What follows belongs to an exercise in optimizing a design on an open flow for a short achievable clock period and few clock cycles; a production flow would make more cautious choices. At most, simulation tests tie the RTL to the original design; equivalence was not proved. Not every run is shown, and edits may drop behaviour that the tests do not exercise. Function not checked in run 2: the RTL went through the layout flow alone.

File: flow/config.mk
export PLATFORM = sky130hd
export DESIGN_NAME = skeleton
export DESIGN_NICKNAME = skeleton
export VERILOG_FILES = /design/flow/design.v
export SDC_FILE = /design/flow/constraint.sdc
export NUM_CORES = 4
export LEC_CHECK = 0
export CAP_MARGIN = 20
export CORE_MARGIN = 2
export CORE_UTILIZATION = 40
export PLACE_DENSITY = 0.6
export SLEW_MARGIN = 20
File: flow/constraint.sdc
create_clock -name core_clock -period 11.0 [get_ports {clock}]
set_input_delay 2.2000 -clock core_clock [delete_from_list [all_inputs] [get_ports {clock}]]
set_output_delay 2.2000 -clock core_clock [all_outputs]
set_load 0.01 [all_outputs]
File: flow/design.v
module alu(data_operandA, data_operandB, ctrl_ALUopcode,
			ctrl_shiftamt, data_result, isNotEqual, isLessThan, overflow);
	input [31:0] data_operandA, data_operandB;
	input [4:0] ctrl_ALUopcode, ctrl_shiftamt;
	output [31:0] data_result;
	output isNotEqual, isLessThan, overflow;
	wire signed[31:0] inner_A, inner_B;
	reg signed[31:0] inner_result;
	reg inner_cout;
	assign inner_A = data_operandA;
	assign inner_B = data_operandB;
	assign data_result = inner_result;
	assign isNotEqual = inner_A != inner_B;
	assign isLessThan = inner_A < inner_B;
	assign overflow = inner_cout != inner_result[31];
	always @(ctrl_ALUopcode or inner_A or inner_B or ctrl_shiftamt)
		begin
			{inner_cout, inner_result} = inner_A + inner_B;
			case (ctrl_ALUopcode)
				0 : {inner_cout, inner_result} = inner_A + inner_B;   
				1 : {inner_cout, inner_result} = inner_A - inner_B;	 
				2 : inner_result = inner_A & inner_B;  			 
				3 : inner_result = inner_A | inner_B;  			 
				4 : inner_result = inner_A << ctrl_shiftamt;		 
				5 : inner_result = inner_A >>> ctrl_shiftamt;	 
			endcase
		end
endmodule
module pc (clk, reset, pc_next, pc);
	input[11:0] pc_next;
	input clk, reset;
	output[11:0] pc;
	reg[11:0] pc;
	always@(posedge clk) begin
		if(reset) begin
			pc <= 12'd0;
		end
		else begin
			pc <= pc_next;
		end
	end
endmodule
module regfile(
	clock, ctrl_writeEnable, ctrl_reset, ctrl_writeReg,
	ctrl_readRegA, ctrl_readRegB, data_writeReg, data_readRegA,
	data_readRegB
);
	input clock, ctrl_writeEnable, ctrl_reset;
	input [4:0] ctrl_writeReg, ctrl_readRegA, ctrl_readRegB;
	input [31:0] data_writeReg;
	output [31:0] data_readRegA, data_readRegB;
	reg[31:0] registers[31:0];
	integer i;
	always @(posedge clock)
	begin
		if(ctrl_reset)
			begin
				for(i = 0; i < 32; i = i + 1)
					begin
						registers[i] <= 32'd0;
					end
			end
		else
			if(ctrl_writeEnable && ctrl_writeReg != 5'd0)
				registers[ctrl_writeReg] <= data_writeReg;
	end
	assign data_readRegA = registers[ctrl_readRegA];
	assign data_readRegB = registers[ctrl_readRegB];
endmodule
module processor(
    clock,                           
    reset,                           
    address_imem,                    
    q_imem,                          
    address_dmem,                    
    data,                            
    wren,                            
    q_dmem,                          
    ctrl_writeEnable,                
    ctrl_writeReg,                   
    ctrl_readRegA,                   
    ctrl_readRegB,                   
    data_writeReg,                   
    data_readRegA,                   
    data_readRegB                    
);
    input clock, reset;
    output [11:0] address_imem;
    input [31:0] q_imem;
    output [11:0] address_dmem;
    output [31:0] data;
    output wren;
    input [31:0] q_dmem;
    output ctrl_writeEnable;
    output [4:0] ctrl_writeReg, ctrl_readRegA, ctrl_readRegB;
    output [31:0] data_writeReg;
    input [31:0] data_readRegA, data_readRegB;
	 wire[11:0] pc, pc_next;
	 wire[31:0] data_operandB, data_result, sx_N, ovf_label;
	 wire[4:0] Opcode, ALU_op, rd, rs, rt, shamt;
	 wire is_alu, is_addi, is_add, is_sub, is_lw, is_ovf, is_add_ovf, is_sub_ovf, is_addi_ovf, isNotEqual, isLessThan,overflow, is_sw;
	 pc instance_pc(.clk(clock), .reset(reset), .pc_next(pc_next), .pc(pc));  
	 assign address_imem = pc[11:0];   
	 assign Opcode = q_imem[31:27];
	 assign rd = q_imem[26:22];
	 assign rs = q_imem[21:17];
	 assign rt = q_imem[16:12];
	 assign is_alu = Opcode == 5'b0000_0 ? 1'b1 : 1'b0;    
	 assign is_addi = Opcode == 5'b0010_1 ? 1'b1 : 1'b0;   
	 assign is_sw = Opcode == 5'b0011_1 ? 1'b1 : 1'b0; 	 
	 assign is_lw = Opcode == 5'b0100_0 ? 1'b1 : 1'b0; 	 
	 assign ALU_op = is_alu ? q_imem[6:2] : 5'd0;
	 assign shamt = is_alu ? q_imem[11:7] : 5'd0;
	 assign is_add = (is_alu & ALU_op == 5'b0000_0) ? 1'b1:1'b0;   
	 assign is_sub = (is_alu & ALU_op == 5'b0000_1) ? 1'b1:1'b0;   
	 assign sx_N[31:16] = q_imem[16] ? 16'hFFFF : 16'h0000;
	 assign sx_N[15:0] = q_imem[15:0];
	 assign data_operandB = (is_addi | is_lw | is_sw) ? sx_N : data_readRegB;
	 alu instance_alu(data_readRegA, data_operandB, ALU_op, shamt, data_result, isNotEqual, isLessThan, overflow);
	 assign is_add_ovf = overflow & is_add;
	 assign is_sub_ovf = overflow & is_sub;
	 assign is_addi_ovf = overflow & is_addi;
	 assign is_ovf = is_add_ovf | is_sub_ovf | is_addi_ovf;
	 assign ovf_label = is_ovf ? (is_add ? 32'd1 : (is_addi ? 32'd2 : 32'd3)) : 32'd0;
	 assign address_dmem = data_result[11:0];
	 assign data = data_readRegB;
	 assign wren = is_sw;
	 assign ctrl_readRegA = rs;
	 assign ctrl_readRegB = is_sw ? rd : rt;
	 assign ctrl_writeReg = is_ovf ? 5'd30 : rd;
	 assign data_writeReg = is_ovf ? ovf_label :(is_lw ? q_dmem : data_result);
	 assign ctrl_writeEnable = is_sw ? 1'b0 : 1'b1;
	 assign pc_next = pc + 12'd1;
endmodule
module skeleton(clock, reset, address_imem, q_imem, address_dmem, data, wren, q_dmem);
	 input clock, reset;
    output [11:0] address_imem;
    input [31:0] q_imem;
    output [11:0] address_dmem;
    output [31:0] data;
    output wren;
    input [31:0] q_dmem;
    wire ctrl_writeEnable;
    wire [4:0] ctrl_writeReg, ctrl_readRegA, ctrl_readRegB;
	 wire [31:0] data_writeReg;
    wire [31:0] data_readRegA, data_readRegB;
    regfile my_regfile(
        clock,
        ctrl_writeEnable,
        reset,
        ctrl_writeReg,
        ctrl_readRegA,
        ctrl_readRegB,
        data_writeReg,
        data_readRegA,
        data_readRegB
    );
    processor my_processor(
        clock,                           
        reset,                           
        address_imem,                    
        q_imem,                          
        address_dmem,                    
        data,                            
        wren,                            
        q_dmem,                          
        ctrl_writeEnable,                
        ctrl_writeReg,                   
        ctrl_readRegA,                   
        ctrl_readRegB,                   
        data_writeReg,                   
        data_readRegA,                   
        data_readRegB                    
    );
endmodule
File: flow/run.sh
#!/bin/bash
# synth_recipe.tcl (not shown) runs the flow's synth.tcl, then flattens the netlist and writes it again
# the make line also repeats each setting of config.mk as NAME=value (left out here)
make -C /OpenROAD-flow-scripts/flow DESIGN_CONFIG=/design/flow/config.mk WORK_HOME=/design/flow/orfs CLKGATE_MAP_FILE= SYNTH_SCRIPT=/design/flow/synth_recipe.tcl finish
run_1/clock_wires.png
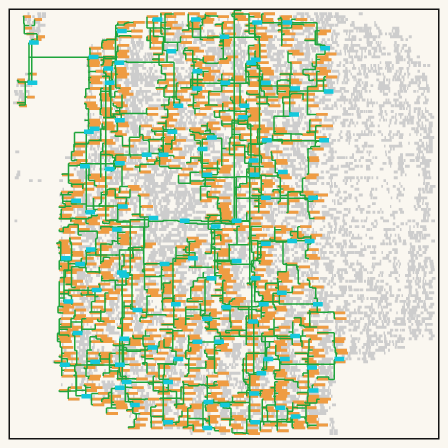
orange -> flip-flops  # count 1036
green -> clock wires  # length 13300 µm
cyan -> clock-net drivers  # count 105
routed clock nets = 106

run_1/congestion_map.png
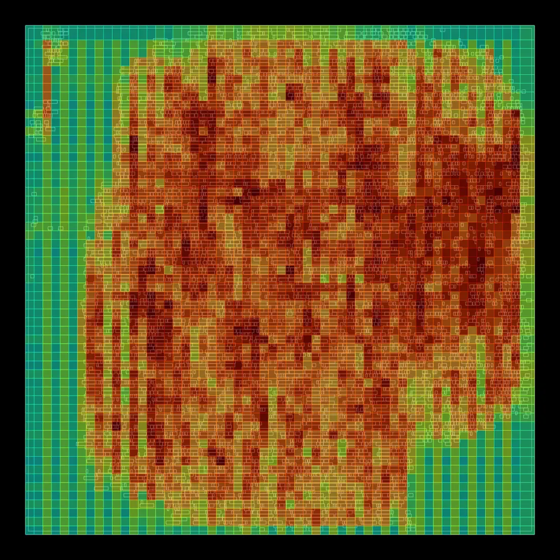
GR Util All Layers: 36.3%
grt met2 use: 55.6%
GRT Max-Usage Layer: met2
Avg WL per Cell: 36.7 µm
met3 Use GR: 10.2%

run_1/layers.png
Two of the layers only.
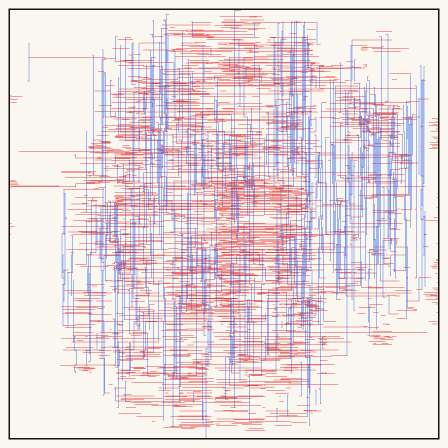
red -> M3  # wire length 39.9 mm
blue -> M4  # wire length 27.2 mm

==> impl_metrics.toml, run 1 <==
[run_status]
status = "finished clean"

[timing]
tns_ns = 0
setup_viol = 0
finalHoldViolCount = 0
slew_headroom_pct = 15.2
finalClockSkew_ns = 0.0517
rsz0062_at_grt = "yes"
worstMarginPinSlew_ns = 1.27
finalWorstSetupSlack_ns = 0.217
finalCritPeriodShare_pct = 98.0
max_freq_mhz = 92.7

[grt]
grt_start_max_net_pins = 110
grt-ovfl-total = 0
grt_pass1_vias = 53400
grt_pass1_wl_um = 416000

[layout]
largest_reg_flops = 1024
largest-register = "my_regfile.registers"
final_cells = 8276
fin_nets = 6265
reg.largest.list = "my_regfile.registers: 1024 flops, my_processor.instance_pc.pc: 12 flops"

[logic_synthesis]
synth-compound-area-share_pct = 10.5
ys_top_cells_by_count = "nor2_1 (1149), edfxtp_1 (1024), mux2i_1 (581), nand2_1 (351), mux4_2 (293)"
netlist_instances = 5817
synth.top_cell.area_share_pct = 47.9
yosys_warnings = 3
synth_top_family_by_area = "multiplexers"
synth_largest_area_cell = "edfxtp_1"
synth_edf_count = 1024
synth-xor-area-share_pct = 0.791
ys_seq_area_share_pct = 48.2
synth_most_common_cell = "nor2_1"
synth-adder-area-share_pct = 1.95
async_flop_share_pct = 0
synth_mux_area_share_pct = 20.0
synth_seq_cells = 1036

[floorplanning]
die_w_um = 405
die-area_um2 = 164000
die_y_um = 405

[clocking]
cts_num_sinks = 1036
cts_root_buf = "clkbuf_16"
cts-htree-levels = 3
cts_resized = 0
clk_path_buf_depth = 3

[routing]
via_count = 55400
firstDrtPassIters = 6
wl_um = 304000
drc = 0
routed_via_density = 6.69

[placed_design]
gp_congestion = 1.05
dp_cells = 8072
dp_hpwl_um = 213000

[setup_path]
crit_type = "in2out"
cp-start-kind = "input pin"
cp-end-kind = "output pin"
required_ns = 8.80
critPathArrivalTime_ns = 8.58

[worst_hold_path]
min_path_type = "reg2reg"
Testbench counts for the RTL of run 1, summed over its fixed seeds: cycles 7,392.
-- run 1: cells in the final DEF (no fill, tap or decap), drive strengths merged, types with 116 or more instances in the layout --
cell,synthesis,layout
o21ai,130,130
a22oi,126,126
nand3,153,153
nor2,1150,1150
o22ai,137,137
mux4,293,293
mux2i,582,582
clkbuf,241,119
a21oi,159,159
nand2,351,351
clkdlybuf4s50,0,116
edfxtp,1024,1024
inv,121,125
buf,311,580
-- run 1: layer usage --
metal | part of all wire, % | up-vias | global-route usage [%]
met5 | 0.024 | - | 0
met4 | 8.9 | 10 | 27.1
met3 | 13 | 1221 | 10.2
met2 | 44 | 4398 | 55.6
met1 | 34 | 27400 | 43.8
li1 | - | 22400 | -
-- run 1: through the flow --
stage / hold slack (ns) / utilization, % / cell area [µm²]
global placement: 0.444 / 45.1 / 72200
detailed placement: 0.460 / 45.1 / 72200
finish: 0.472 / 47.4 / 75800
floorplan: 0.469 / - / 64400
global route: 0.518 / 47.3 / 75800
CTS: 0.477 / 47.3 / 75600
-- run 1: area by class of cell --
class,count,area (µm²)
fillers,14500,84200
flip-flops and latches,1036,31000
multi-input cells,4138,30900
repair buffers,697,7400
clock buffers,118,2700
well taps,2086,2610
clock inverters,73,718
inverters,122,458
diodes,6,15.0
-- run 1: final timing paths --
path	start	to	slack [ns]	cells after the start
worst max-delay path	q_imem[27]	address_dmem[11]	0.22	25
worst min-delay path	my_processor.instance_pc.pc[0]	my_processor.instance_pc.pc[0]	0.47	1
worst max register to register	my_regfile.registers[30][0]	my_regfile.registers[31][18]	4.07	27
worst min register to register	my_processor.instance_pc.pc[0]	my_processor.instance_pc.pc[0]	0.47	1
-- run 1: critical path: stages --
cell and delay, ns:
clkdlybuf4s50_1 0.54, nand3b_1 0.18, nor3b_4 0.31, buf_4 0.24, mux2i_4 0.33, buf_12 0.22, buf_12 0.20, buf_12 0.21
mux4_2 0.51, and2_1 0.16, a211oi_1 0.20, a31oi_1 0.10, mux2_2 0.45, nand2b_1 0.25, o21ai_0 0.23, ha_1 0.40
inv_1 0.14, nand2_1 0.10, o31ai_1 0.25, buf_4 0.17, xnor2_1 0.13, nand2_1 0.09, o2111ai_1 0.13, o22a_1 0.21
clkdlybuf4s50_1 0.54
run_1/util_map.png
The die is cut into 20 by 20 equal tiles; black is low, pale yellow is high, 0 to 100% covered.
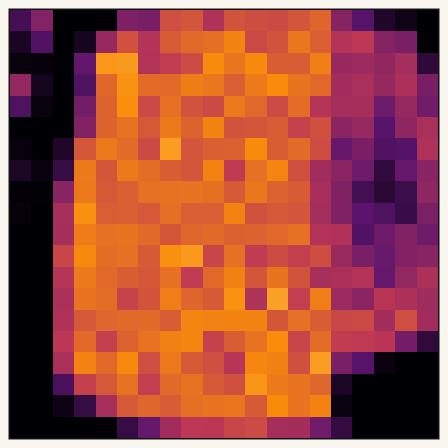

--- run 2 (changed files replaced; the others as in run 1) ---
==> flow/design.v <==
module alu(a, b_x, sub, shamt, sel_sum, sel_and, sel_or, sel_sll, sel_sra, result, ovf);
	input [31:0] a, b_x;
	input sub;
	input [4:0] shamt;
	input sel_sum, sel_and, sel_or, sel_sll, sel_sra;
	output [31:0] result;
	output ovf;
	wire [32:0] s = {a, 1'b1} + {b_x, sub};
	wire [31:0] sum = s[32:1];
	wire [31:0] sll = a << shamt;
	wire [31:0] sra = $signed(a) >>> shamt;
	assign ovf = (a[31] == b_x[31]) & (sum[31] != a[31]);
	assign result = ({32{sel_sum}} & sum)
	              | ({32{sel_and}} & (a & b_x))
	              | ({32{sel_or}}  & (a | b_x))
	              | ({32{sel_sll}} & sll)
	              | ({32{sel_sra}} & sra);
endmodule
module pc (clk, reset, hold, pc);
	input clk, reset, hold;
	output [11:0] pc;
	reg [11:0] pc;
	always @(posedge clk) begin
		if (reset)
			pc <= 12'd0;
		else if (!hold)
			pc <= pc + 12'd1;
	end
endmodule
module regfile(clock, reset, we, waddr, wdata, raddrA, raddrB, rdataA, rdataB);
	input clock, reset, we;
	input [4:0] waddr, raddrA, raddrB;
	input [31:0] wdata;
	output [31:0] rdataA, rdataB;
	reg [31:1] valid;
	wire [31:0] rv [0:31];
	assign rv[0] = 32'd0;
	always @(posedge clock) begin
		if (reset)
			valid <= 31'd0;
		else if (we && waddr != 5'd0)
			valid[waddr] <= 1'b1;
	end
	genvar k;
	generate
		for (k = 1; k < 32; k = k + 1) begin : r
			reg [31:0] q;
			always @(posedge clock)
				if (we && waddr == k)
					q <= wdata;
			assign rv[k] = q & {32{valid[k]}};
		end
	endgenerate
	assign rdataA = rv[raddrA];
	assign rdataB = rv[raddrB];
endmodule
module processor(clock, reset, address_imem, q_imem, address_dmem, data, wren, q_dmem);
	input clock, reset;
	output [11:0] address_imem;
	input [31:0] q_imem;
	output [11:0] address_dmem;
	output [31:0] data;
	output wren;
	input [31:0] q_dmem;
	wire stall;
	wire [11:0] pc_q;
	pc instance_pc(.clk(clock), .reset(reset), .hold(stall), .pc(pc_q));
	assign address_imem = pc_q;
	reg [31:0] ir;
	reg ir_v;
	always @(posedge clock) begin
		if (reset)
			ir_v <= 1'b0;
		else if (!stall)
			ir_v <= 1'b1;
		if (!stall)
			ir <= q_imem;
	end
	reg        w_we, w_ovf;
	reg [4:0]  w_dest;
	reg [31:0] w_val;
	reg        e_we_rd, e_can_ovf, e_lw, e_addi, e_sub;
	reg        e_sum, e_and, e_or, e_sll, e_sra;
	reg [4:0]  e_rd, e_shamt;
	reg [31:0] e_a, e_bx;
	reg        fa_rd, fa_30, fb_rd, fb_30;
	wire [4:0] d_op  = ir[31:27];
	wire [4:0] d_rd  = ir[26:22];
	wire [4:0] d_rs  = ir[21:17];
	wire [4:0] d_rt  = ir[16:12];
	wire [4:0] d_aop = ir[6:2];
	wire d_r    = ir_v & (d_op == 5'b00000);
	wire d_addi = ir_v & (d_op == 5'b00101);
	wire d_sw   = ir_v & (d_op == 5'b00111);
	wire d_lw   = ir_v & (d_op == 5'b01000);
	wire d_add  = d_r & (d_aop == 5'd0);
	wire d_sub  = d_r & (d_aop == 5'd1);
	wire [31:0] d_imm = {{15{ir[16]}}, ir[16:0]};
	wire [4:0] d_bidx = (d_op == 5'b00111) ? d_rd : d_rt;
	wire [31:0] ra, rb;
	regfile my_regfile(
		.clock(clock), .reset(reset),
		.we(w_we), .waddr(w_dest), .wdata(w_val),
		.raddrA(d_rs), .raddrB(d_bidx), .rdataA(ra), .rdataB(rb)
	);
	wire [31:0] va = (w_we && w_dest == d_rs)   ? w_val : ra;
	wire [31:0] vb = (w_we && w_dest == d_bidx) ? w_val : rb;
	wire hitA_rd = e_we_rd & (e_rd == d_rs);
	wire hitA_30 = e_can_ovf & (d_rs == 5'd30);
	assign stall = (d_lw | d_sw) & (hitA_rd | hitA_30);
	wire fwd_a = w_ovf ? fa_30 : fa_rd;
	wire fwd_b = w_ovf ? fb_30 : fb_rd;
	wire [31:0] op_a  = fwd_a ? w_val : e_a;
	wire [31:0] op_bx = fwd_b ? (w_val ^ {32{e_sub}}) : e_bx;
	wire [31:0] alu_res;
	wire alu_ovf;
	alu instance_alu(
		.a(op_a), .b_x(op_bx), .sub(e_sub), .shamt(e_shamt),
		.sel_sum(e_sum), .sel_and(e_and), .sel_or(e_or), .sel_sll(e_sll), .sel_sra(e_sra),
		.result(alu_res), .ovf(alu_ovf)
	);
	wire ovf = e_can_ovf & alu_ovf;
	wire [31:0] res = e_lw ? q_dmem : alu_res;
	wire [31:0] n_val = ovf ? {30'd0, e_sub | e_addi, ~e_addi} : res;
	wire [4:0]  n_dest = ovf ? 5'd30 : e_rd;
	wire        n_we = ovf | e_we_rd;
	reg [11:0] addr_q;
	reg [31:0] data_q;
	reg        wren_q;
	assign address_dmem = addr_q;
	assign data = data_q;
	assign wren = wren_q;
	wire e_writes_rd = ovf ? (d_rd == 5'd30) : (e_we_rd & (e_rd == d_rd));
	always @(posedge clock) begin
		addr_q <= va[11:0] + d_imm[11:0];
		data_q <= e_writes_rd ? n_val : vb;
		if (reset)
			wren_q <= 1'b0;
		else
			wren_q <= d_sw & ~stall;
	end
	always @(posedge clock) begin
		if (reset) begin
			e_we_rd   <= 1'b0;
			e_can_ovf <= 1'b0;
		end else begin
			e_we_rd   <= (d_r | d_addi | d_lw) & (d_rd != 5'd0) & ~stall;
			e_can_ovf <= (d_add | d_sub | d_addi) & ~stall;
		end
		e_lw    <= d_lw;
		e_addi  <= d_addi;
		e_sub   <= d_sub;
		e_sum   <= ~d_r | d_add | d_sub;
		e_and   <= d_r & (d_aop == 5'd2);
		e_or    <= d_r & (d_aop == 5'd3);
		e_sll   <= d_r & (d_aop == 5'd4);
		e_sra   <= d_r & (d_aop == 5'd5);
		e_rd    <= d_rd;
		e_shamt <= ir[11:7];
		e_a     <= va;
		e_bx    <= d_r ? (vb ^ {32{d_sub}}) : d_imm;
		fa_rd   <= hitA_rd;
		fa_30   <= d_rs == 5'd30;
		fb_rd   <= d_r & e_we_rd & (e_rd == d_rt);
		fb_30   <= d_r & (d_rt == 5'd30);
	end
	always @(posedge clock) begin
		if (reset) begin
			w_we  <= 1'b0;
			w_ovf <= 1'b0;
		end else begin
			w_we  <= n_we;
			w_ovf <= ovf;
		end
		w_dest <= n_dest;
		w_val  <= n_val;
	end
endmodule
module skeleton(clock, reset, address_imem, q_imem, address_dmem, data, wren, q_dmem);
	input clock, reset;
	output [11:0] address_imem;
	input [31:0] q_imem;
	output [11:0] address_dmem;
	output [31:0] data;
	output wren;
	input [31:0] q_dmem;
	processor my_processor(
		.clock(clock), .reset(reset),
		.address_imem(address_imem), .q_imem(q_imem),
		.address_dmem(address_dmem), .data(data), .wren(wren), .q_dmem(q_dmem)
	);
endmodule
==> flow/config.mk <==
export PLATFORM = sky130hd
export DESIGN_NAME = skeleton
export DESIGN_NICKNAME = skeleton
export VERILOG_FILES = /design/flow/design.v
export SDC_FILE = /design/flow/constraint.sdc
export NUM_CORES = 4
export LEC_CHECK = 0
export ABC_CLOCK_PERIOD_IN_PS = 2500
export CAP_MARGIN = 20
export CORE_MARGIN = 2
export CORE_UTILIZATION = 40
export PLACE_DENSITY = 0.6
export SETUP_SLACK_MARGIN = 5
export SLEW_MARGIN = 20
run_2/util_map.png
The die is cut into 20 by 20 equal tiles; black is low, pale yellow is high, 0 to 100% covered.
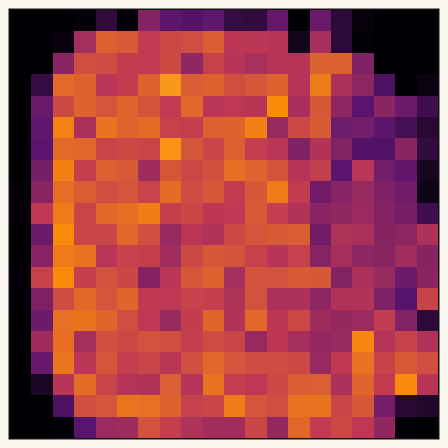
fullest tile = 78%
tiles over 75% full = 0.50%
mean over tiles = 43%
nearly empty tiles = 11%
emptiest ninth of the die = upper right

==> impl_metrics.toml, run 2 <==
[run_status]
status = "finished clean"

[timing]
min_period_ns = 6.08
slew_viol_final = 0
tns_ns = 0
worstMarginPinSlew_ns = 1.33
max_freq_mhz = 164
finalHoldViolCount = 0
finalClockSkew_ns = 0.0382
rsz0062_at_grt = "no"
slew_headroom_pct = 10.9
setup_viol = 0
finalCritPeriodShare_pct = 55.3

[setup_path]
path_cells = "or2_2, nor2_4, buf_6, nand3_1, o2111ai_1, nor2_1, nand4_1, a22o_1, ha_1, inv_1, fa_1, nor2b_1, o21ai_0, a21boi_0, o21ai_0, a21boi_0, o21ai_0, a21boi_0, nor4_1, a311o_1"
required_ns = 11.69
max_stage_delay_ns = 0.66
cp-start-kind = "register"
slowest_stage = "edfxtp_1"
cp_num_buf_inv = 2
cp-end-kind = "register"
cp_top_family = "compound AO/OA/AOI/OAI gates"
crit_type = "reg2reg"
critPathArrivalTime_ns = 6.77
critPathMaxFanout = 23

[logic_synthesis]
synth.top_cell.area_share_pct = 46.9
ys_top_cells_by_count = "nand3_1 (1411), edfxtp_1 (1024), nand2_1 (523), clkbuf_1 (436), nor2_1 (288)"
synth_edf_count = 1024
yosys_warnings = 3
netlist_instances = 6466
synth_largest_area_cell = "edfxtp_1"
ys.flop_type = "edfxtp_1"
syn_area_per_cell_um2 = 10.1
async_flop_share_pct = 0
netlist-cell-type-count = 96
ys_top_cells_by_area = "edfxtp_1 (47%), nand3_1 (11%), dfxtp_1 (6.6%), nand2_1 (3.0%), nand4_1 (2.6%)"
synth_seq_cells = 1240
synth_most_common_cell = "nand3_1"
synth_area_um2 = 65500
ys_seq_area_share_pct = 53.5

[flow_run]
drv_cap = 0

[layout]
multi_input_area_um2 = 28600
final_common_cell = "nand3_1"
drive_gt1_share_pct = 12.4
final_cell_mix = "nand3_1 (1410), edfxtp_1 (1024), nand2_1 (516)"
final_cells = 8875
design_area_um2 = 75400
fin_nets = 6676
largest_reg_flops = 992
area.sequential_um2 = 35100
area_growth_pct = 15.1
fill_cells = 15100
largest-register = "my_processor.my_regfile.r.q"

[routing]
wire_per_inst_um = 46.1
routed_via_density = 7.83
firstDrtPassIters = 14
drc = 0
drt.antenna.violating_nets = 0
drt_iter0_drc = 15700
via_count = 69500
wl_um = 409000

[floorplanning]
num_rows = 148
die_y_um = 409
start_util_pct = 40.2
num_io_pins = 123
die-area_um2 = 167000
coreArea_um2 = 163000
die_w_um = 409

[placed_design]
dp_cells = 8537
placed_area_um2 = 70500
dp_hpwl_um = 249000
gp_congestion = 1.08
portBuffers = 122

[grt]
grt_pass1_wl_um = 540000
track_usage_pct = 47.3
grt_pass1_vias = 62800
grt_antenna_before_repair = 45
grt_start_max_net_pins = 65
grt-ovfl-total = 0

[clocking]
clk_latency_ns = 0.83
tritoncts = "yes"
clk_path_buf_depth = 3
clkTransAtPathRegs_ns = 0.07
cts-htree-levels = 4
cts_num_sinks = 1240
numCtsBuffers = 138
cts_hold_buf = 0
cts_root_buf = "clkbuf_16"

[worst_hold_path]
min_path_type = "reg2reg"
run_2/clock_wires.png
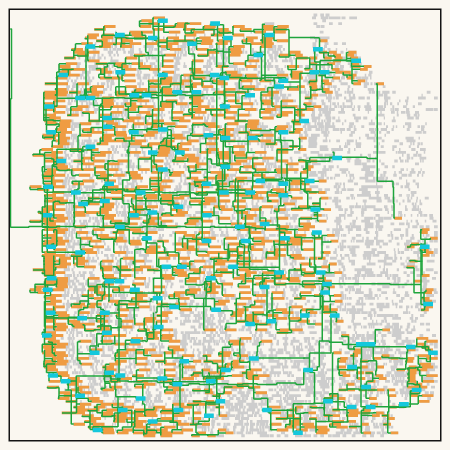
orange -> flip-flops  # count 1240
green -> clock wires  # length 16900 µm
cyan -> clock-net drivers  # count 138
routed clock nets = 139

==> run 2: timing repair <==
action / 4_1_cts / 5_1_grt
setup buffers: 11 / 3
cloned: 0 / 0
hold endpoints to repair: 0 / 0
pin swaps: 1 / 1
gates resized for setup: 4 / 18
setup endpoints to repair: 31 / 31
==> run 2: cell families (layout without fill, tap and decap cells) <==
group	Yosys count	after routing	share of synthesized area (%)
and+or+nand+nor	2985	2985	22.8
DFF	1240	1240	53.5
AOI/OAI and AO/OA	1202	1202	12.5
buffers and inverters	656	813	3.90
adders and majority gates	90	90	1.74
muxes	193	193	4.19
other	0	77	0
xor gates and xnor gates	100	100	1.34
==> run 2: layout make-up <==
cell class | instances | share of cell area (%)
Sequential cell | 1240 | 46.6
Multi-Input combinational cell | 4570 | 38.0
Timing Repair Buffer | 459 | 5.20
Clock buffer | 189 | 5.14
Tap cell | 2175 | 3.61
Clock inverter | 54 | 0.702
Inverter | 111 | 0.552
Antenna cell | 77 | 0.255
==> run 2: per-stage QoR <==
step / util, % / hold slack (ns) / setup WS, ns
CTS: 46.1 / 0.454 / 5.02
detailed placement: 43.3 / 0.454 / 4.02
global route: 46.3 / 0.480 / 4.98
global placement: 43.3 / 0.450 / 4.06
floorplan: - / 0.357 / 6.55
finish: 46.3 / 0.445 / 4.92
==> run 2: routing by layer <==
| metal | global-route usage, % | up-vias | share of wire [%] |
|---|---|---|---|
| met5 | 7.53 | - | 0.43 |
| met4 | 37.9 | 47 | 11 |
| met3 | 27.9 | 2893 | 18 |
| met2 | 63.6 | 8341 | 38 |
| met1 | 53.2 | 33000 | 32 |
| li1 | - | 25300 | - |
==> run 2: final timing paths <==
check	from	endpoint	slack [ns]	depth (start not counted)
setup reg to reg	my_processor.ir[20]	my_processor.addr_q[10]	4.92	20
hold / removal	my_processor.ir_v	my_processor.wren_q	0.44	2
hold reg to reg	my_processor.ir_v	my_processor.wren_q	0.44	2
setup / recovery	my_processor.ir[20]	my_processor.addr_q[10]	4.92	20
run_2/layers.png
Two of the layers only.
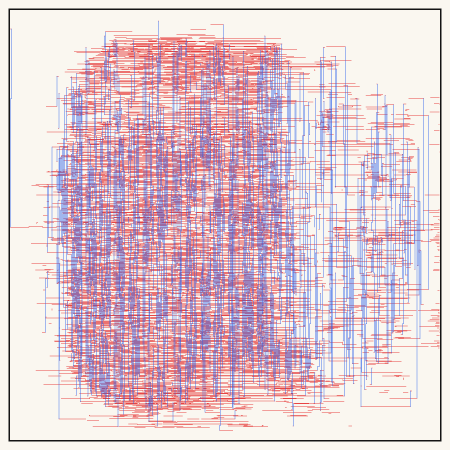

==> run 3: a larger rewrite; changed files in full <==
removed: flow/run.sh
==> flow/design.v <==
module alu(a, b, bx, sub, shamt, ldata, sel_sum, sel_and, sel_or, sel_sll, sel_sra, sel_ld, result, ovf);
	input [31:0] a, b, bx, ldata;
	input sub;
	input [4:0] shamt;
	input sel_sum, sel_and, sel_or, sel_sll, sel_sra, sel_ld;
	output [31:0] result;
	output ovf;
	wire [32:0] t = {a, 1'b1} + {bx, sub};
	wire [31:0] sum = t[32:1];
	wire [31:0] sll = a << shamt;
	wire signed [31:0] a_sg = a;
	wire [31:0] sra = a_sg >>> shamt;
	assign ovf = (a[31] == bx[31]) & (sum[31] != a[31]);
	assign result = ({32{sel_sum}} & sum)
	              | ({32{sel_and}} & (a & b))
	              | ({32{sel_or}}  & (a | b))
	              | ({32{sel_sll}} & sll)
	              | ({32{sel_sra}} & sra)
	              | ({32{sel_ld}}  & ldata);
endmodule
module pc (clk, reset, hold, pc);
	input clk, reset, hold;
	output [11:0] pc;
	reg [11:0] pc;
	always @(posedge clk) begin
		if (reset)
			pc <= 12'd0;
		else if (!hold)
			pc <= pc + 12'd1;
	end
endmodule
module regfile(clock, reset, we, waddr, wdata, selA, selB, imm, rdataA, rdataB, raddrA);
	input clock, reset, we;
	input [4:0] waddr;
	input [31:0] wdata;
	input [31:0] selA;
	input [31:1] selB;
	input [11:0] imm;
	output [31:0] rdataA, rdataB;
	output [11:0] raddrA;
	reg [31:1] valid;
	always @(posedge clock) begin
		if (reset)
			valid <= 31'd0;
		else if (we && waddr != 5'd0)
			valid[waddr] <= 1'b1;
	end
	wire [31:1] enA = selA[31:1] & valid;
	wire [31:1] enB = selB & valid;
	wire zA = selA[0] | (|(selA[31:1] & ~valid));
	wire [32*32-1:0] termA, termB;
	wire [12*32-1:0] termL;
	assign termA[31:0] = 32'd0;
	assign termB[31:0] = 32'd0;
	assign termL[11:0] = 12'd0;
	genvar k;
	generate
		for (k = 1; k < 32; k = k + 1) begin : r
			reg [31:0] q;
			always @(posedge clock)
				if (we && waddr == k)
					q <= wdata;
			assign termA[32*k+31:32*k] = q & {32{enA[k]}};
			assign termB[32*k+31:32*k] = q & {32{enB[k]}};
			assign termL[12*k+11:12*k] = q[11:0] & {12{enA[k]}};
		end
	endgenerate
	reg [31:0] oa, ob;
	reg [11:0] og [0:3];
	integer j;
	always @(*) begin
		oa = 32'd0;
		ob = 32'd0;
		og[0] = 12'd0; og[1] = 12'd0; og[2] = 12'd0; og[3] = 12'd0;
		for (j = 1; j < 32; j = j + 1) begin
			oa = oa | termA[32*j +: 32];
			ob = ob | termB[32*j +: 32];
			og[j / 8] = og[j / 8] | termL[12*j +: 12];
		end
	end
	assign rdataA = oa;
	assign rdataB = ob;
	wire [3:0] gsel;
	assign gsel[0] = |enA[7:1];
	assign gsel[1] = |enA[15:8];
	assign gsel[2] = |enA[23:16];
	assign gsel[3] = |enA[31:24];
	wire [11:0] s0 = og[0] + imm;
	wire [11:0] s1 = og[1] + imm;
	wire [11:0] s2 = og[2] + imm;
	wire [11:0] s3 = og[3] + imm;
	assign raddrA = ({12{gsel[0] | zA}} & s0) | ({12{gsel[1]}} & s1)
	              | ({12{gsel[2]}} & s2) | ({12{gsel[3]}} & s3);
endmodule
module processor(clock, reset, address_imem, q_imem, address_dmem, data, wren, q_dmem);
	input clock, reset;
	output [11:0] address_imem;
	input [31:0] q_imem;
	output [11:0] address_dmem;
	output [31:0] data;
	output wren;
	input [31:0] q_dmem;
	wire stall;
	wire [11:0] pc_q;
	pc instance_pc(.clk(clock), .reset(reset), .hold(stall), .pc(pc_q));
	assign address_imem = pc_q;
	reg [31:0] ir;
	reg ir_v;
	reg [31:0] selA;          
	reg [31:1] selB;
	wire [4:0] f_bidx = (q_imem[31:27] == 5'b00111) ? q_imem[26:22] : q_imem[16:12];
	integer n;
	always @(posedge clock) begin
		if (reset)
			ir_v <= 1'b0;
		else if (!stall)
			ir_v <= 1'b1;
		if (!stall) begin
			ir <= q_imem;
			selA[0] <= q_imem[21:17] == 5'd0;
			for (n = 1; n < 32; n = n + 1) begin
				selA[n] <= q_imem[21:17] == n;
				selB[n] <= f_bidx == n;
			end
		end
	end
	reg        w_we_rd, w_ovf, w_addi, w_sub;
	reg [4:0]  w_rd;
	reg [31:0] w_res, w_resn;
	wire        w_we   = w_ovf | w_we_rd;
	wire [4:0]  w_dest = w_ovf ? 5'd30 : w_rd;
	wire [31:0] w_code = {30'd0, w_sub | w_addi, ~w_addi};
	wire [31:0] w_val  = w_ovf ? w_code : w_res;
	reg        e_we_rd, e_can_ovf, e_lw, e_addi, e_sub;
	reg        e_sum, e_and, e_or, e_sll, e_sra;
	reg [4:0]  e_rd, e_shamt;
	reg [31:0] e_a, e_b, e_bx;
	reg        fa_res, fa_code, fa_keep, fb_res, fb_code, fb_keep, fbx_p, fbx_n;
	wire [4:0] d_op  = ir[31:27];
	wire [4:0] d_rd  = ir[26:22];
	wire [4:0] d_rs  = ir[21:17];
	wire [4:0] d_rt  = ir[16:12];
	wire [4:0] d_aop = ir[6:2];
	wire d_r    = ir_v & (d_op == 5'b00000);
	wire d_addi = ir_v & (d_op == 5'b00101);
	wire d_sw   = ir_v & (d_op == 5'b00111);
	wire d_lw   = ir_v & (d_op == 5'b01000);
	wire d_add  = d_r & (d_aop == 5'd0);
	wire d_sub  = d_r & (d_aop == 5'd1);
	wire [31:0] d_imm = {{15{ir[16]}}, ir[16:0]};
	wire [4:0] d_bidx = (d_op == 5'b00111) ? d_rd : d_rt;
	wire [31:0] ra, rb;
	wire [11:0] raddr;
	regfile my_regfile(
		.clock(clock), .reset(reset),
		.we(w_we), .waddr(w_dest), .wdata(w_val),
		.selA(selA), .selB(selB), .imm(d_imm[11:0]),
		.rdataA(ra), .rdataB(rb), .raddrA(raddr)
	);
	wire bypA = w_we && w_dest == d_rs;
	wire [31:0] va = bypA ? w_val : ra;
	wire [31:0] vb = (w_we && w_dest == d_bidx) ? w_val : rb;
	wire [11:0] w_addr = w_val[11:0] + d_imm[11:0];
	wire [11:0] d_addr = bypA ? w_addr : raddr;
	wire hitA_rd = e_we_rd & (e_rd == d_rs);
	wire hitA_30 = e_can_ovf & (d_rs == 5'd30);
	wire hitC_rd = e_we_rd & (e_rd == d_rd);
	wire hitC_ov = e_can_ovf & ((e_rd == d_rd) | (d_rd == 5'd30));
	assign stall = ((d_lw | d_sw) & (hitA_rd | hitA_30)) | (d_sw & hitC_ov);
	wire [31:0] op_a  = ({32{fa_res}} & w_res) | ({32{fa_code}} & w_code) | ({32{fa_keep}} & e_a);
	wire [31:0] op_b  = ({32{fb_res}} & w_res) | ({32{fb_code}} & w_code) | ({32{fb_keep}} & e_b);
	wire [31:0] op_bx = ({32{fbx_p}} & w_res) | ({32{fbx_n}} & w_resn)
	                  | ({32{fb_code}} & (w_code ^ {32{e_sub}})) | ({32{fb_keep}} & e_bx);
	wire [31:0] res;
	wire alu_ovf;
	alu instance_alu(
		.a(op_a), .b(op_b), .bx(op_bx), .sub(e_sub), .shamt(e_shamt), .ldata(q_dmem),
		.sel_sum(e_sum), .sel_and(e_and), .sel_or(e_or), .sel_sll(e_sll), .sel_sra(e_sra), .sel_ld(e_lw),
		.result(res), .ovf(alu_ovf)
	);
	wire ovf = e_can_ovf & alu_ovf;
	reg [11:0] addr_q;
	reg [31:0] data_q;
	reg        wren_q;
	assign address_dmem = addr_q;
	assign data = data_q;
	assign wren = wren_q;
	always @(posedge clock) begin
		addr_q <= d_addr;
		data_q <= hitC_rd ? res : vb;
		if (reset)
			wren_q <= 1'b0;
		else
			wren_q <= d_sw & ~stall;
	end
	wire nfa_res  = hitA_rd & ~ovf;
	wire nfa_code = (d_rs == 5'd30) & ovf;
	wire hitB_rd  = d_r & e_we_rd & (e_rd == d_rt);
	wire nfb_res  = hitB_rd & ~ovf;
	wire nfb_code = d_r & (d_rt == 5'd30) & ovf;
	always @(posedge clock) begin
		if (reset) begin
			e_we_rd   <= 1'b0;
			e_can_ovf <= 1'b0;
		end else begin
			e_we_rd   <= (d_r | d_addi | d_lw) & (d_rd != 5'd0) & ~stall;
			e_can_ovf <= (d_add | d_sub | d_addi) & ~stall;
		end
		e_lw    <= d_lw;
		e_addi  <= d_addi;
		e_sub   <= d_sub;
		e_sum   <= d_addi | d_add | d_sub;
		e_and   <= d_r & (d_aop == 5'd2);
		e_or    <= d_r & (d_aop == 5'd3);
		e_sll   <= d_r & (d_aop == 5'd4);
		e_sra   <= d_r & (d_aop == 5'd5);
		e_rd    <= d_rd;
		e_shamt <= ir[11:7];
		e_a     <= va;
		e_b     <= d_r ? vb : d_imm;
		e_bx    <= d_r ? (vb ^ {32{d_sub}}) : d_imm;
		fa_res  <= nfa_res;
		fa_code <= nfa_code;
		fa_keep <= ~nfa_res & ~nfa_code;
		fb_res  <= nfb_res;
		fb_code <= nfb_code;
		fb_keep <= ~nfb_res & ~nfb_code;
		fbx_p   <= nfb_res & ~d_sub;
		fbx_n   <= nfb_res & d_sub;
	end
	always @(posedge clock) begin
		if (reset) begin
			w_we_rd <= 1'b0;
			w_ovf   <= 1'b0;
		end else begin
			w_we_rd <= e_we_rd;
			w_ovf   <= ovf;
		end
		w_rd   <= e_rd;
		w_res  <= res;
		w_resn <= ~res;
		w_addi <= e_addi;
		w_sub  <= e_sub;
	end
endmodule
module skeleton(clock, reset, address_imem, q_imem, address_dmem, data, wren, q_dmem);
	input clock, reset;
	output [11:0] address_imem;
	input [31:0] q_imem;
	output [11:0] address_dmem;
	output [31:0] data;
	output wren;
	input [31:0] q_dmem;
	processor my_processor(
		.clock(clock), .reset(reset),
		.address_imem(address_imem), .q_imem(q_imem),
		.address_dmem(address_dmem), .data(data), .wren(wren), .q_dmem(q_dmem)
	);
endmodule
==> flow/flow/run.sh <==
#!/bin/bash
set -euo pipefail
MARGIN=${MARGIN:-7.7}
sed -E "s/ CLKGATE_MAP_FILE= / CLKGATE_MAP_FILE= SETUP_SLACK_MARGIN=$MARGIN /" standard.sh > standard_margin.sh
grep -q "SETUP_SLACK_MARGIN=$MARGIN" standard_margin.sh
bash standard_margin.sh > flow_make.log 2>&1
==> flow/standard.sh <==
#!/bin/bash
# synth_recipe.tcl (not shown) runs the flow's synth.tcl, then flattens the netlist and writes it again
# the make line also repeats each setting of config.mk as NAME=value (left out here)
make -C /OpenROAD-flow-scripts/flow DESIGN_CONFIG=/design/flow/config.mk WORK_HOME=/design/flow/orfs CLKGATE_MAP_FILE= SYNTH_SCRIPT=/design/flow/synth_recipe.tcl "${@:-finish}"
==> flow/config.mk <==
export PLATFORM = sky130hd
export DESIGN_NAME = skeleton
export DESIGN_NICKNAME = skeleton
export VERILOG_FILES = /design/flow/design.v
export SDC_FILE = /design/flow/constraint.sdc
export NUM_CORES = 4
export LEC_CHECK = 0
export CAP_MARGIN = 20
export CORE_MARGIN = 2
export CORE_UTILIZATION = 40
export PLACE_DENSITY = 0.6
export SLEW_MARGIN = 20
run_3/layers.png
Two of the layers only.
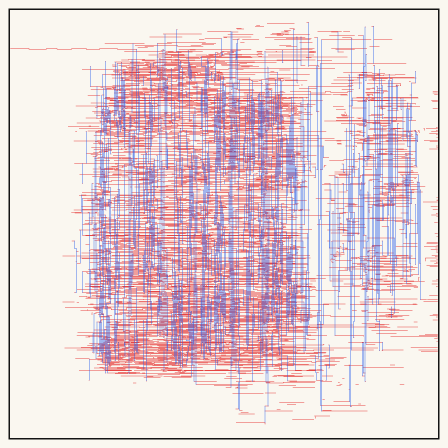
blue -> M4  # wire length 32.5 mm
red -> M3  # wire length 56.0 mm

run_3/clock_wires.png
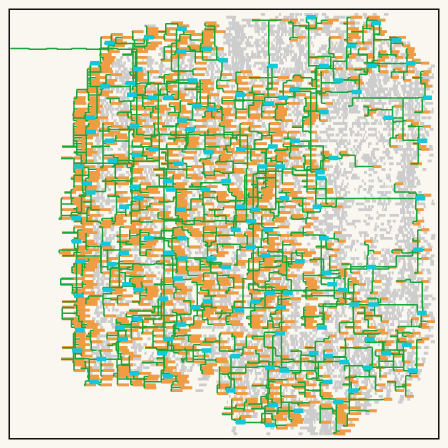
Clk Latency, worst-skew pair: 0.83 ns
Worst Skew: 0.0387 ns

==> impl_metrics.toml, run 3 <==
[run_status]
status = "finished clean"

[layout]
multi_input_area_um2 = 26600
area.sequential_um2 = 38500
fin_nets = 5773
largest-register = "my_processor.my_regfile.r.q"
area_growth_pct = 23.4
largest_reg_flops = 992
fill_cells = 13800
drive_gt1_share_pct = 24.8

[routing]
wire_per_inst_um = 41.2
wl_um = 325000

[logic_synthesis]
synth_area_um2 = 64400
synth.top_cell.area_share_pct = 50.7
synth_seq_cells = 1373
yosys_warnings = 4
synth_most_common_cell = "edfxtp_1"
netlist_instances = 5241
ys_seq_area_share_pct = 59.6
ys_top_cells_by_area = "edfxtp_1 (51%), dfxtp_1 (8.9%), a22oi_1 (6.0%), a22o_1 (3.5%), a221oi_1 (3.2%)"
netlist-cell-type-count = 90

[clocking]
clkTransAtPathRegs_ns = 0.06
cts_root_buf = "clkbuf_16"
tritoncts = "yes"
cts-htree-levels = 4
clk_path_buf_depth = 3
cts_num_sinks = 1373

[setup_path]
required_ns = 8.80
critPathArrivalTime_ns = 1.30
timing.rr.end = "my_processor.addr_q[11]"
r2r_slack_ns = 7.51
critPathMaxFanout = 1
r2r_cells = 15
cp_num_buf_inv = 1
crit_type = "reg2out"
path_cells = "buf_6"
cp-end-kind = "output pin"

[floorplanning]
die-area_um2 = 164000
start_util_pct = 40.2
num_io_pins = 123
die_w_um = 405

[flow_run]
drv_cap = 0

[grt]
grt_pass1_wl_um = 433000
grt_pass1_vias = 53100
grt_antenna_before_repair = 9
track_usage_pct = 38.1
grt-ovfl-total = 0

[worst_hold_path]
hold_start = "my_processor.e_addi"
min_path_type = "reg2reg"

[timing]
slew_viol_final = 0
finalHoldViolCount = 0
min_period_ns = 3.50
finalCritPeriodShare_pct = 31.8

[placed_design]
portBuffers = 122

[pwr]
Testbench counts for the RTL of run 3, summed over its fixed seeds: cycles 7,651.
-- run 3: worst max path at each step --
stage,depth (start not counted),start,to
global route,1,my_processor.data_q[11],data[11]
CTS,1,my_processor.data_q[11],data[11]
global placement,6,q_imem[29],my_processor.selB[27]
floorplan,7,my_processor.w_ovf,my_processor.my_regfile.r[2].q[0]
detailed placement,6,q_imem[29],my_processor.selB[22]
finish,1,my_processor.data_q[11],data[11]
-- run 3: metrics by stage --
stage / hold WS, ns / worst slack, ns / instances
after floorplan: 0.310 / 7.05 / 5241
after global placement: 0.314 / 6.50 / 7303
after detailed placement: 0.312 / 6.46 / 7303
after CTS: 0.325 / 7.45 / 7763
after global routing: 0.331 / 7.48 / 7886
final: 0.327 / 7.50 / 7895
-- run 3: layout make-up --
type                            count  area share, %
Inverter                          149          0.727
Multi-Input combinational cell   3319           33.4
Timing Repair inverter              1        0.00944
Timing Repair Buffer              620           8.07
Antenna cell                       12         0.0378
Clock buffer                      186           4.86
Sequential cell                  1373           48.4
Clock inverter                     75           1.06
Tap cell                         2160           3.40
-- run 3: logic make-up after synthesis --
| logic type | synth area share [%] |
|---|---|
| AND/OR/NAND/NOR | 9.40 |
| adder cells (fa/ha/maj) | 2.01 |
| multiplexers | 4.06 |
| AO/OA/AOI/OAI | 20.4 |
| XOR/XNOR | 1.26 |
| flip-flops | 59.6 |
| buffers and inverters | 3.34 |
-- run 3: what timing repair did --
item | CTS | global route
gates cloned | 14 | 7
setup endpoints to repair | 552 | 310
setup buffers | 185 | 112
hold buffers | 0 | 0
pin swaps | 100 | 129
gates resized for setup | 740 | 267
-- run 3: routing by layer --
metal	vias to the layer above	global-route usage (%)	part of all wire, %
met2	6214	53.7	40
met3	1833	17.3	17
met1	27700	46.0	33
met4	16	26.9	10
li1	21900	-	-
met5	-	0.119	0.075
run_3/util_map.png
The die is cut into 20 by 20 equal tiles; black is low, pale yellow is high, 0 to 100% covered.
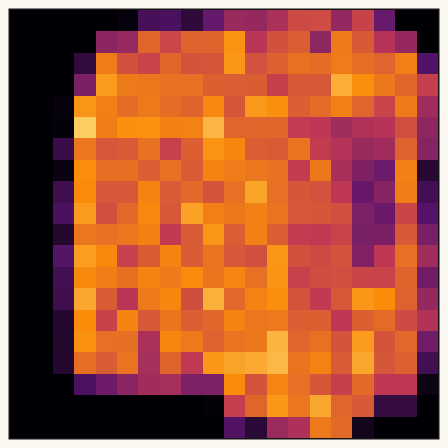

--- run 4 (changed files replaced; the others as in run 3) ---
==> flow/design.v <==
module alu(a, b, bx, sub, shamt, ldata, sel_sum, sel_and, sel_or, sel_sll, sel_sra, sel_ld, result, other, ovf);
	input [31:0] a, b, bx, ldata;
	input sub;
	input [4:0] shamt;
	input sel_sum, sel_and, sel_or, sel_sll, sel_sra, sel_ld;
	output [31:0] result, other;    
	output ovf;
	wire [32:0] t = {a, 1'b1} + {bx, sub};
	wire [31:0] sum = t[32:1];
	wire [31:0] sll = a << shamt;
	wire signed [31:0] a_sg = a;
	wire [31:0] sra = a_sg >>> shamt;
	assign ovf = (a[31] == bx[31]) & (sum[31] != a[31]);
	assign other  = ({32{sel_and}} & (a & b))
	              | ({32{sel_or}}  & (a | b))
	              | ({32{sel_sll}} & sll)
	              | ({32{sel_sra}} & sra)
	              | ({32{sel_ld}}  & ldata);
	assign result = ({32{sel_sum}} & sum) | other;
endmodule
module pc (clk, reset, hold, jump, jump_to, pc);
	input clk, reset, hold, jump;
	input [11:0] jump_to;
	output [11:0] pc;
	reg [11:0] pc;
	always @(posedge clk) begin
		if (reset)
			pc <= 12'd0;
		else if (jump)
			pc <= jump_to;
		else if (!hold)
			pc <= pc + 12'd1;
	end
endmodule
module regfile(clock, reset, we, waddr, wdata, selA, selB, imm, rdataA, rdataB, raddrA);
	input clock, reset, we;
	input [4:0] waddr;
	input [31:0] wdata;
	input [31:0] selA;
	input [31:1] selB;
	input [11:0] imm;
	output [31:0] rdataA, rdataB;
	output [11:0] raddrA;
	wire [31:1] enA = selA[31:1];
	wire [31:1] enB = selB;
	wire zA = selA[0];
	wire [32*32-1:0] termA, termB;
	wire [12*32-1:0] termL;
	assign termA[31:0] = 32'd0;
	assign termB[31:0] = 32'd0;
	assign termL[11:0] = 12'd0;
	genvar k;
	generate
		for (k = 1; k < 32; k = k + 1) begin : r
			reg [31:0] q;
			always @(posedge clock)
				if (reset)
					q <= 32'd0;
				else if (we && waddr == k)
					q <= wdata;
			assign termA[32*k+31:32*k] = q & {32{enA[k]}};
			assign termB[32*k+31:32*k] = q & {32{enB[k]}};
			assign termL[12*k+11:12*k] = q[11:0] & {12{enA[k]}};
		end
	endgenerate
	reg [31:0] oa, ob;
	reg [11:0] og [0:3];
	integer j;
	always @(*) begin
		oa = 32'd0;
		ob = 32'd0;
		og[0] = 12'd0; og[1] = 12'd0; og[2] = 12'd0; og[3] = 12'd0;
		for (j = 1; j < 32; j = j + 1) begin
			oa = oa | termA[32*j +: 32];
			ob = ob | termB[32*j +: 32];
			og[j / 8] = og[j / 8] | termL[12*j +: 12];
		end
	end
	assign rdataA = oa;
	assign rdataB = ob;
	wire [3:0] gsel;
	assign gsel[0] = |enA[7:1];
	assign gsel[1] = |enA[15:8];
	assign gsel[2] = |enA[23:16];
	assign gsel[3] = |enA[31:24];
	wire [11:0] s0 = og[0] + imm;
	wire [11:0] s1 = og[1] + imm;
	wire [11:0] s2 = og[2] + imm;
	wire [11:0] s3 = og[3] + imm;
	assign raddrA = ({12{gsel[0] | zA}} & s0) | ({12{gsel[1]}} & s1)
	              | ({12{gsel[2]}} & s2) | ({12{gsel[3]}} & s3);
endmodule
module processor(clock, reset, address_imem, q_imem, address_dmem, data, wren, q_dmem);
	input clock, reset;
	output [11:0] address_imem;
	input [31:0] q_imem;
	output [11:0] address_dmem;
	output [31:0] data;
	output wren;
	input [31:0] q_dmem;
	wire stall;
	reg  flush;               
	reg [11:0] e_pc;          
	wire [11:0] pc_q;
	pc instance_pc(.clk(clock), .reset(reset), .hold(stall), .jump(flush), .jump_to(e_pc), .pc(pc_q));
	assign address_imem = pc_q;
	reg [31:0] ir;
	reg [11:0] ir_pc;
	reg ir_v;
	reg [31:0] selA;          
	reg [31:1] selB;
	wire [4:0] f_bidx = (q_imem[31:27] == 5'b00111) ? q_imem[26:22] : q_imem[16:12];
	wire [4:0] h_bidx = (ir[31:27] == 5'b00111) ? ir[26:22] : ir[16:12];
	integer n;
	always @(posedge clock) begin
		if (reset || flush)
			ir_v <= 1'b0;
		else if (!stall)
			ir_v <= 1'b1;
		if (!stall)
			ir <= q_imem;
		if (reset)
			ir_pc <= 12'hfff;
		else if (flush)
			ir_pc <= e_pc - 12'd1;
		else if (!stall)
			ir_pc <= ir_pc + 12'd1;
		selA[0] <= stall ? (ir[21:17] == 5'd0) : (q_imem[21:17] == 5'd0);
		for (n = 1; n < 32; n = n + 1) begin
			selA[n] <= stall ? (ir[21:17] == n) : (q_imem[21:17] == n);
			selB[n] <= stall ? (h_bidx == n) : (f_bidx == n);
		end
	end
	reg        w_we_rd, w_ovf, w_addi, w_sub;
	reg [4:0]  w_rd;
	reg [31:0] w_res, w_resn;
	wire        w_we   = w_ovf | w_we_rd;
	wire [4:0]  w_dest = w_ovf ? 5'd30 : w_rd;
	wire [31:0] w_code = {30'd0, w_sub | w_addi, ~w_addi};
	wire [31:0] w_val  = w_ovf ? w_code : w_res;
	reg        e_we_rd, e_can_ovf, e_lw, e_addi, e_sub;
	reg        e_sum, e_and, e_or, e_sll, e_sra;
	reg [4:0]  e_rd, e_shamt;
	reg [31:0] e_a, e_b, e_bx;
	reg        fa_res, fb_res, fbx_p, fbx_n;
	wire [4:0] d_op  = ir[31:27];
	wire [4:0] d_rd  = ir[26:22];
	wire [4:0] d_rs  = ir[21:17];
	wire [4:0] d_rt  = ir[16:12];
	wire [4:0] d_aop = ir[6:2];
	wire d_r    = ir_v & (d_op == 5'b00000);
	wire d_addi = ir_v & (d_op == 5'b00101);
	wire d_sw   = ir_v & (d_op == 5'b00111);
	wire d_lw   = ir_v & (d_op == 5'b01000);
	wire d_add  = d_r & (d_aop == 5'd0);
	wire d_sub  = d_r & (d_aop == 5'd1);
	wire [31:0] d_imm = {{15{ir[16]}}, ir[16:0]};
	wire [4:0] d_bidx = (d_op == 5'b00111) ? d_rd : d_rt;
	wire [31:0] ra, rb;
	wire [11:0] raddr;
	regfile my_regfile(
		.clock(clock), .reset(reset),
		.we(w_we), .waddr(w_dest), .wdata(w_val),
		.selA(selA), .selB(selB), .imm(d_imm[11:0]),
		.rdataA(ra), .rdataB(rb), .raddrA(raddr)
	);
	wire bypA = w_we && w_dest == d_rs;
	wire [31:0] va = bypA ? w_val : ra;
	wire [31:0] vb = (w_we && w_dest == d_bidx) ? w_val : rb;
	wire [11:0] w_addr = w_val[11:0] + d_imm[11:0];
	wire [11:0] d_addr = bypA ? w_addr : raddr;
	wire hitA_rd = e_we_rd & (e_rd == d_rs);
	wire hitA_30 = e_can_ovf & (d_rs == 5'd30);
	wire hitC_rd = e_we_rd & (e_rd == d_rd);
	wire hitC_ov = e_can_ovf & ((e_rd == d_rd) | (d_rd == 5'd30));
	wire hitB_rd = d_r & e_we_rd & (e_rd == d_rt);
	assign stall = ((d_lw | d_sw) & (hitA_rd | hitA_30)) | (d_sw & hitC_ov);
	wire [31:0] op_a  = fa_res ? w_res : e_a;
	wire [31:0] op_b  = fb_res ? w_res : e_b;
	wire [31:0] op_bx = ({32{fbx_p}} & w_res) | ({32{fbx_n}} & w_resn) | ({32{~fb_res}} & e_bx);
	wire [31:0] res, res_other;
	wire alu_ovf;
	alu instance_alu(
		.a(op_a), .b(op_b), .bx(op_bx), .sub(e_sub), .shamt(e_shamt), .ldata(q_dmem),
		.sel_sum(e_sum), .sel_and(e_and), .sel_or(e_or), .sel_sll(e_sll), .sel_sra(e_sra), .sel_ld(e_lw),
		.result(res), .other(res_other), .ovf(alu_ovf)
	);
	wire ovf = e_can_ovf & alu_ovf;
	wire d_uses_a = d_r | d_addi;
	wire ovf_hazard = ((d_uses_a & (hitA_rd | d_rs == 5'd30)) | (hitB_rd | (d_r & d_rt == 5'd30))) & ~stall;
	reg [11:0] addr_q;
	reg [31:0] data_q;
	reg        wren_q;
	assign address_dmem = addr_q;
	assign data = data_q;
	assign wren = wren_q;
	always @(posedge clock) begin
		addr_q <= d_addr;
		data_q <= hitC_rd ? res_other : vb;
		if (reset)
			wren_q <= 1'b0;
		else
			wren_q <= d_sw & ~stall & ~flush;
	end
	always @(posedge clock) begin
		if (reset || flush) begin
			e_we_rd   <= 1'b0;
			e_can_ovf <= 1'b0;
		end else begin
			e_we_rd   <= (d_r | d_addi | d_lw) & (d_rd != 5'd0) & ~stall;
			e_can_ovf <= (d_add | d_sub | d_addi) & ~stall;
		end
		if (reset)
			flush <= 1'b0;
		else
			flush <= ovf & ovf_hazard & ~flush;
		e_pc    <= ir_pc;
		e_lw    <= d_lw;
		e_addi  <= d_addi;
		e_sub   <= d_sub;
		e_sum   <= d_addi | d_add | d_sub;
		e_and   <= d_r & (d_aop == 5'd2);
		e_or    <= d_r & (d_aop == 5'd3);
		e_sll   <= d_r & (d_aop == 5'd4);
		e_sra   <= d_r & (d_aop == 5'd5);
		e_rd    <= d_rd;
		e_shamt <= ir[11:7];
		e_a     <= va;
		e_b     <= d_r ? vb : d_imm;
		e_bx    <= d_r ? (vb ^ {32{d_sub}}) : d_imm;
		fa_res  <= hitA_rd;
		fb_res  <= hitB_rd;
		fbx_p   <= hitB_rd & ~d_sub;
		fbx_n   <= hitB_rd & d_sub;
	end
	always @(posedge clock) begin
		if (reset) begin
			w_we_rd <= 1'b0;
			w_ovf   <= 1'b0;
		end else begin
			w_we_rd <= e_we_rd & ~flush;
			w_ovf   <= ovf & ~flush;
		end
		w_rd   <= e_rd;
		w_res  <= res;
		w_resn <= ~res;
		w_addi <= e_addi;
		w_sub  <= e_sub;
	end
endmodule
module skeleton(clock, reset, address_imem, q_imem, address_dmem, data, wren, q_dmem);
	input clock, reset;
	output [11:0] address_imem;
	input [31:0] q_imem;
	output [11:0] address_dmem;
	output [31:0] data;
	output wren;
	input [31:0] q_dmem;
	processor my_processor(
		.clock(clock), .reset(reset),
		.address_imem(address_imem), .q_imem(q_imem),
		.address_dmem(address_dmem), .data(data), .wren(wren), .q_dmem(q_dmem)
	);
endmodule
==> flow/config.mk <==
export PLATFORM = sky130hd
export DESIGN_NAME = skeleton
export DESIGN_NICKNAME = skeleton
export VERILOG_FILES = /design/flow/design.v
export SDC_FILE = /design/flow/constraint.sdc
export NUM_CORES = 4
export LEC_CHECK = 0
export CAP_MARGIN = 20
export CORE_MARGIN = 2
export CORE_UTILIZATION = 40
export CTS_CLUSTER_DIAMETER = 120
export CTS_CLUSTER_SIZE = 20
export PLACE_DENSITY = 0.6
export SLEW_MARGIN = 20
run_4/util_map.png
The die is cut into 21 by 21 equal tiles; black is low, pale yellow is high, 0 to 100% covered.
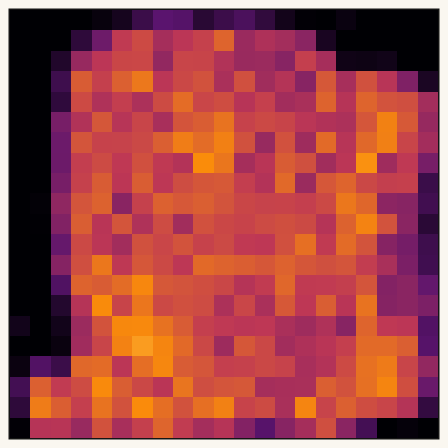
mean over tiles = 44%
emptiest ninth of the die = upper left
nearly empty tiles = 12%

==> impl_metrics.toml, run 4 <==
[run_status]
status = "finished clean"

[logic_synthesis]
ys.flop_type = "dfxtp_1"
netlist-cell-type-count = 97
ys_seq_area_share_pct = 40.5
ys_top_cells_by_area = "dfxtp_1 (39%), a21oi_1 (8.6%), nand2_1 (8.4%), a22oi_1 (7.2%), nor2_1 (5.5%)"
netlist_instances = 8680
synth_area_um2 = 68200
yosys_warnings = 4
synth_most_common_cell = "nand2_1"
synth_largest_area_cell = "dfxtp_1"
synth.top_cell.area_share_pct = 39.1
synth_seq_cells = 1363

[setup_path]
crit_cells = 1
critPathArrivalTime_ns = 1.30
r2r_cells = 7
slowest_stage = "dfxtp_4"
required_ns = 8.80
critPathMaxFanout = 1
path_cells = "buf_6"
crit_type = "reg2out"
cp_num_buf_inv = 1
cp-end-kind = "output pin"

[layout]
largest-register = "my_processor.my_regfile.r.q"
final_cells = 10800
largest_reg_flops = 992
drive_gt1_share_pct = 13.6
fill_cells = 16500
multi_input_area_um2 = 39100
fin_nets = 8700
final_common_cell = "nand2_1"
area_growth_pct = 15.1
area.sequential_um2 = 27900

[timing]
finalCritPeriodShare_pct = 31.8
max_freq_mhz = 286
worstMarginPinSlew_ns = 1.35
finalHoldViolCount = 0
finalClockSkew_ns = 0.0760
tns_ns = 0
min_period_ns = 3.50
slew_viol_final = 0

[routing]
wl_um = 409000
wire_per_inst_um = 37.8
routed_via_density = 7.17
via_count = 77500
firstDrtPassIters = 12

[worst_hold_path]
min_path_type = "reg2reg"
hold_depth = 0

[grt]
track_usage_pct = 44.2
grt_antenna_before_repair = 29
grt_pass1_wl_um = 545000
grt-ovfl-total = 0
grt_pass1_vias = 68600

[floorplanning]
die_y_um = 417
num_io_pins = 123
start_util_pct = 40.3
coreArea_um2 = 169000
die-area_um2 = 174000
die_w_um = 417

[placed_design]
dp_cells = 10400
portBuffers = 122
gp_congestion = 1.02

[clocking]
cts_num_sinks = 1363
cts_root_buf = "clkbuf_16"
cts_hold_buf = 0
clk_path_buf_depth = 3
clk_latency_ns = 0.81
cts-htree-levels = 3
clkTransAtPathRegs_ns = 0.09
tritoncts = "yes"

[flow_run]
drv_cap = 0
Testbench counts for the RTL of run 4, summed over its fixed seeds: cycles 7,666.
run_4/clock_wires.png
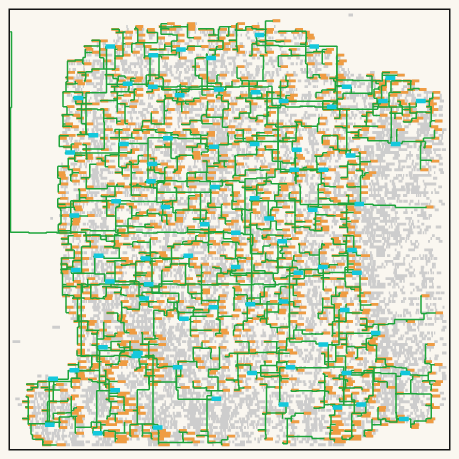
orange -> flip-flops  # count 1363
green -> clock wires  # length 16900 µm
cyan -> clock-net drivers  # count 80
routed clock nets = 81

## run 4: changes by cell type in the layout (fill, tap and decap cells not counted), sizes merged, moves of 94 or more
cell / before / now
edfxtp: 1087 / 32
a22o: 257 / 148
dfxtp: 286 / 1331
a21oi: 165 / 1166
buf: 538 / 441
a22oi: 542 / 655
nand2: 231 / 1526
nor2: 323 / 1003
clkbuf: 194 / 100
## run 4: final timing paths
| check | startpoint | to | slack (ns) |
|---|---|---|---|
| setup / recovery | my_processor.data_q[15] | data[15] | 7.50 |
| hold / removal | my_processor.e_addi | my_processor.w_addi | 0.34 |
| setup reg to reg | my_processor.selB[16] | my_processor.data_q[23] | 7.58 |
| hold reg to reg | my_processor.e_addi | my_processor.w_addi | 0.34 |
## run 4: layer usage
metal / global-route usage, % / routed length [µm]
met5: 1.78 / 599
met4: 34.4 / 46100
met3: 22.6 / 71800
met2: 59.6 / 154000
met1: 52.4 / 137000
## run 4: cells by family after synthesis
family	after synthesis	synth area share (%)
buffers and inverters	879	4.99
XOR/XNOR	104	1.34
multiplexers	249	4.69
flip-flops	1363	40.5
adder cells (fa/ha/maj)	95	1.81
AND/OR/NAND/NOR	3184	19.7
AO/OA/AOI/OAI	2806	27.0
## run 4: layout make-up
type	count	area share, %
Antenna cell	31	0.0989
Clock buffer	87	2.61
Clock inverter	9	0.145
Inverter	115	0.622
Multi-Input combinational cell	6440	49.8
Sequential cell	1363	35.5
Tap cell	2218	3.54
Timing Repair Buffer	533	7.57
Timing Repair inverter	6	0.0383
## run 4: timing repair
action	4_1_cts	5_1_grt
cloned	25	13
setup endpoints to repair	787	288
pin swaps	45	93
resized for setup	653	224
buffers inserted	111	90
## run 4: stage by stage
step | setup slack, ns | util [%] | hold slack [ns]
floorplan | 7.51 | - | 0.310
global placement | 6.37 | 42.1 | 0.312
detailed placement | 6.33 | 42.1 | 0.320
CTS | 7.54 | 45.1 | 0.341
global route | 7.50 | 46.3 | 0.346
finish | 7.50 | 46.3 | 0.340

[what the ideal ports hide]
The results above use ideal ports. As a check the final layouts listed here were re-extracted and re-timed, cells and wires unchanged.
Step 1 assumes that a clkbuf_16 drives the clock port and a buf_2 every other input.
Step 2, shift: input delay + t, output delay - t, t = (earliest + latest rising clock arrival at the registers) / 2. This alone moves slack from input paths to output paths.
Three values: ideal ports, drivers, drivers and shift; two values: the first two.
run | t (ns) | setup WS [ns] | worst setup path after step 2
run 1 | 0.811 | 0.217 / 0.185 / -0.274 | input to register
run 2 | 0.903 | 4.917 / 4.917 / 4.917 | register to register
run 3 | 0.897 | 7.497 / 7.405 / 6.852 | input to register
run 4 | 0.863 | 7.503 / 7.416 / 6.884 | input to register
With both steps, setup timing fails in run 1, where it was met with ideal ports. For run 3, which loses most, drivers alone change the setup slack by -0.092 ns; drivers and shift together by -0.645 ns.
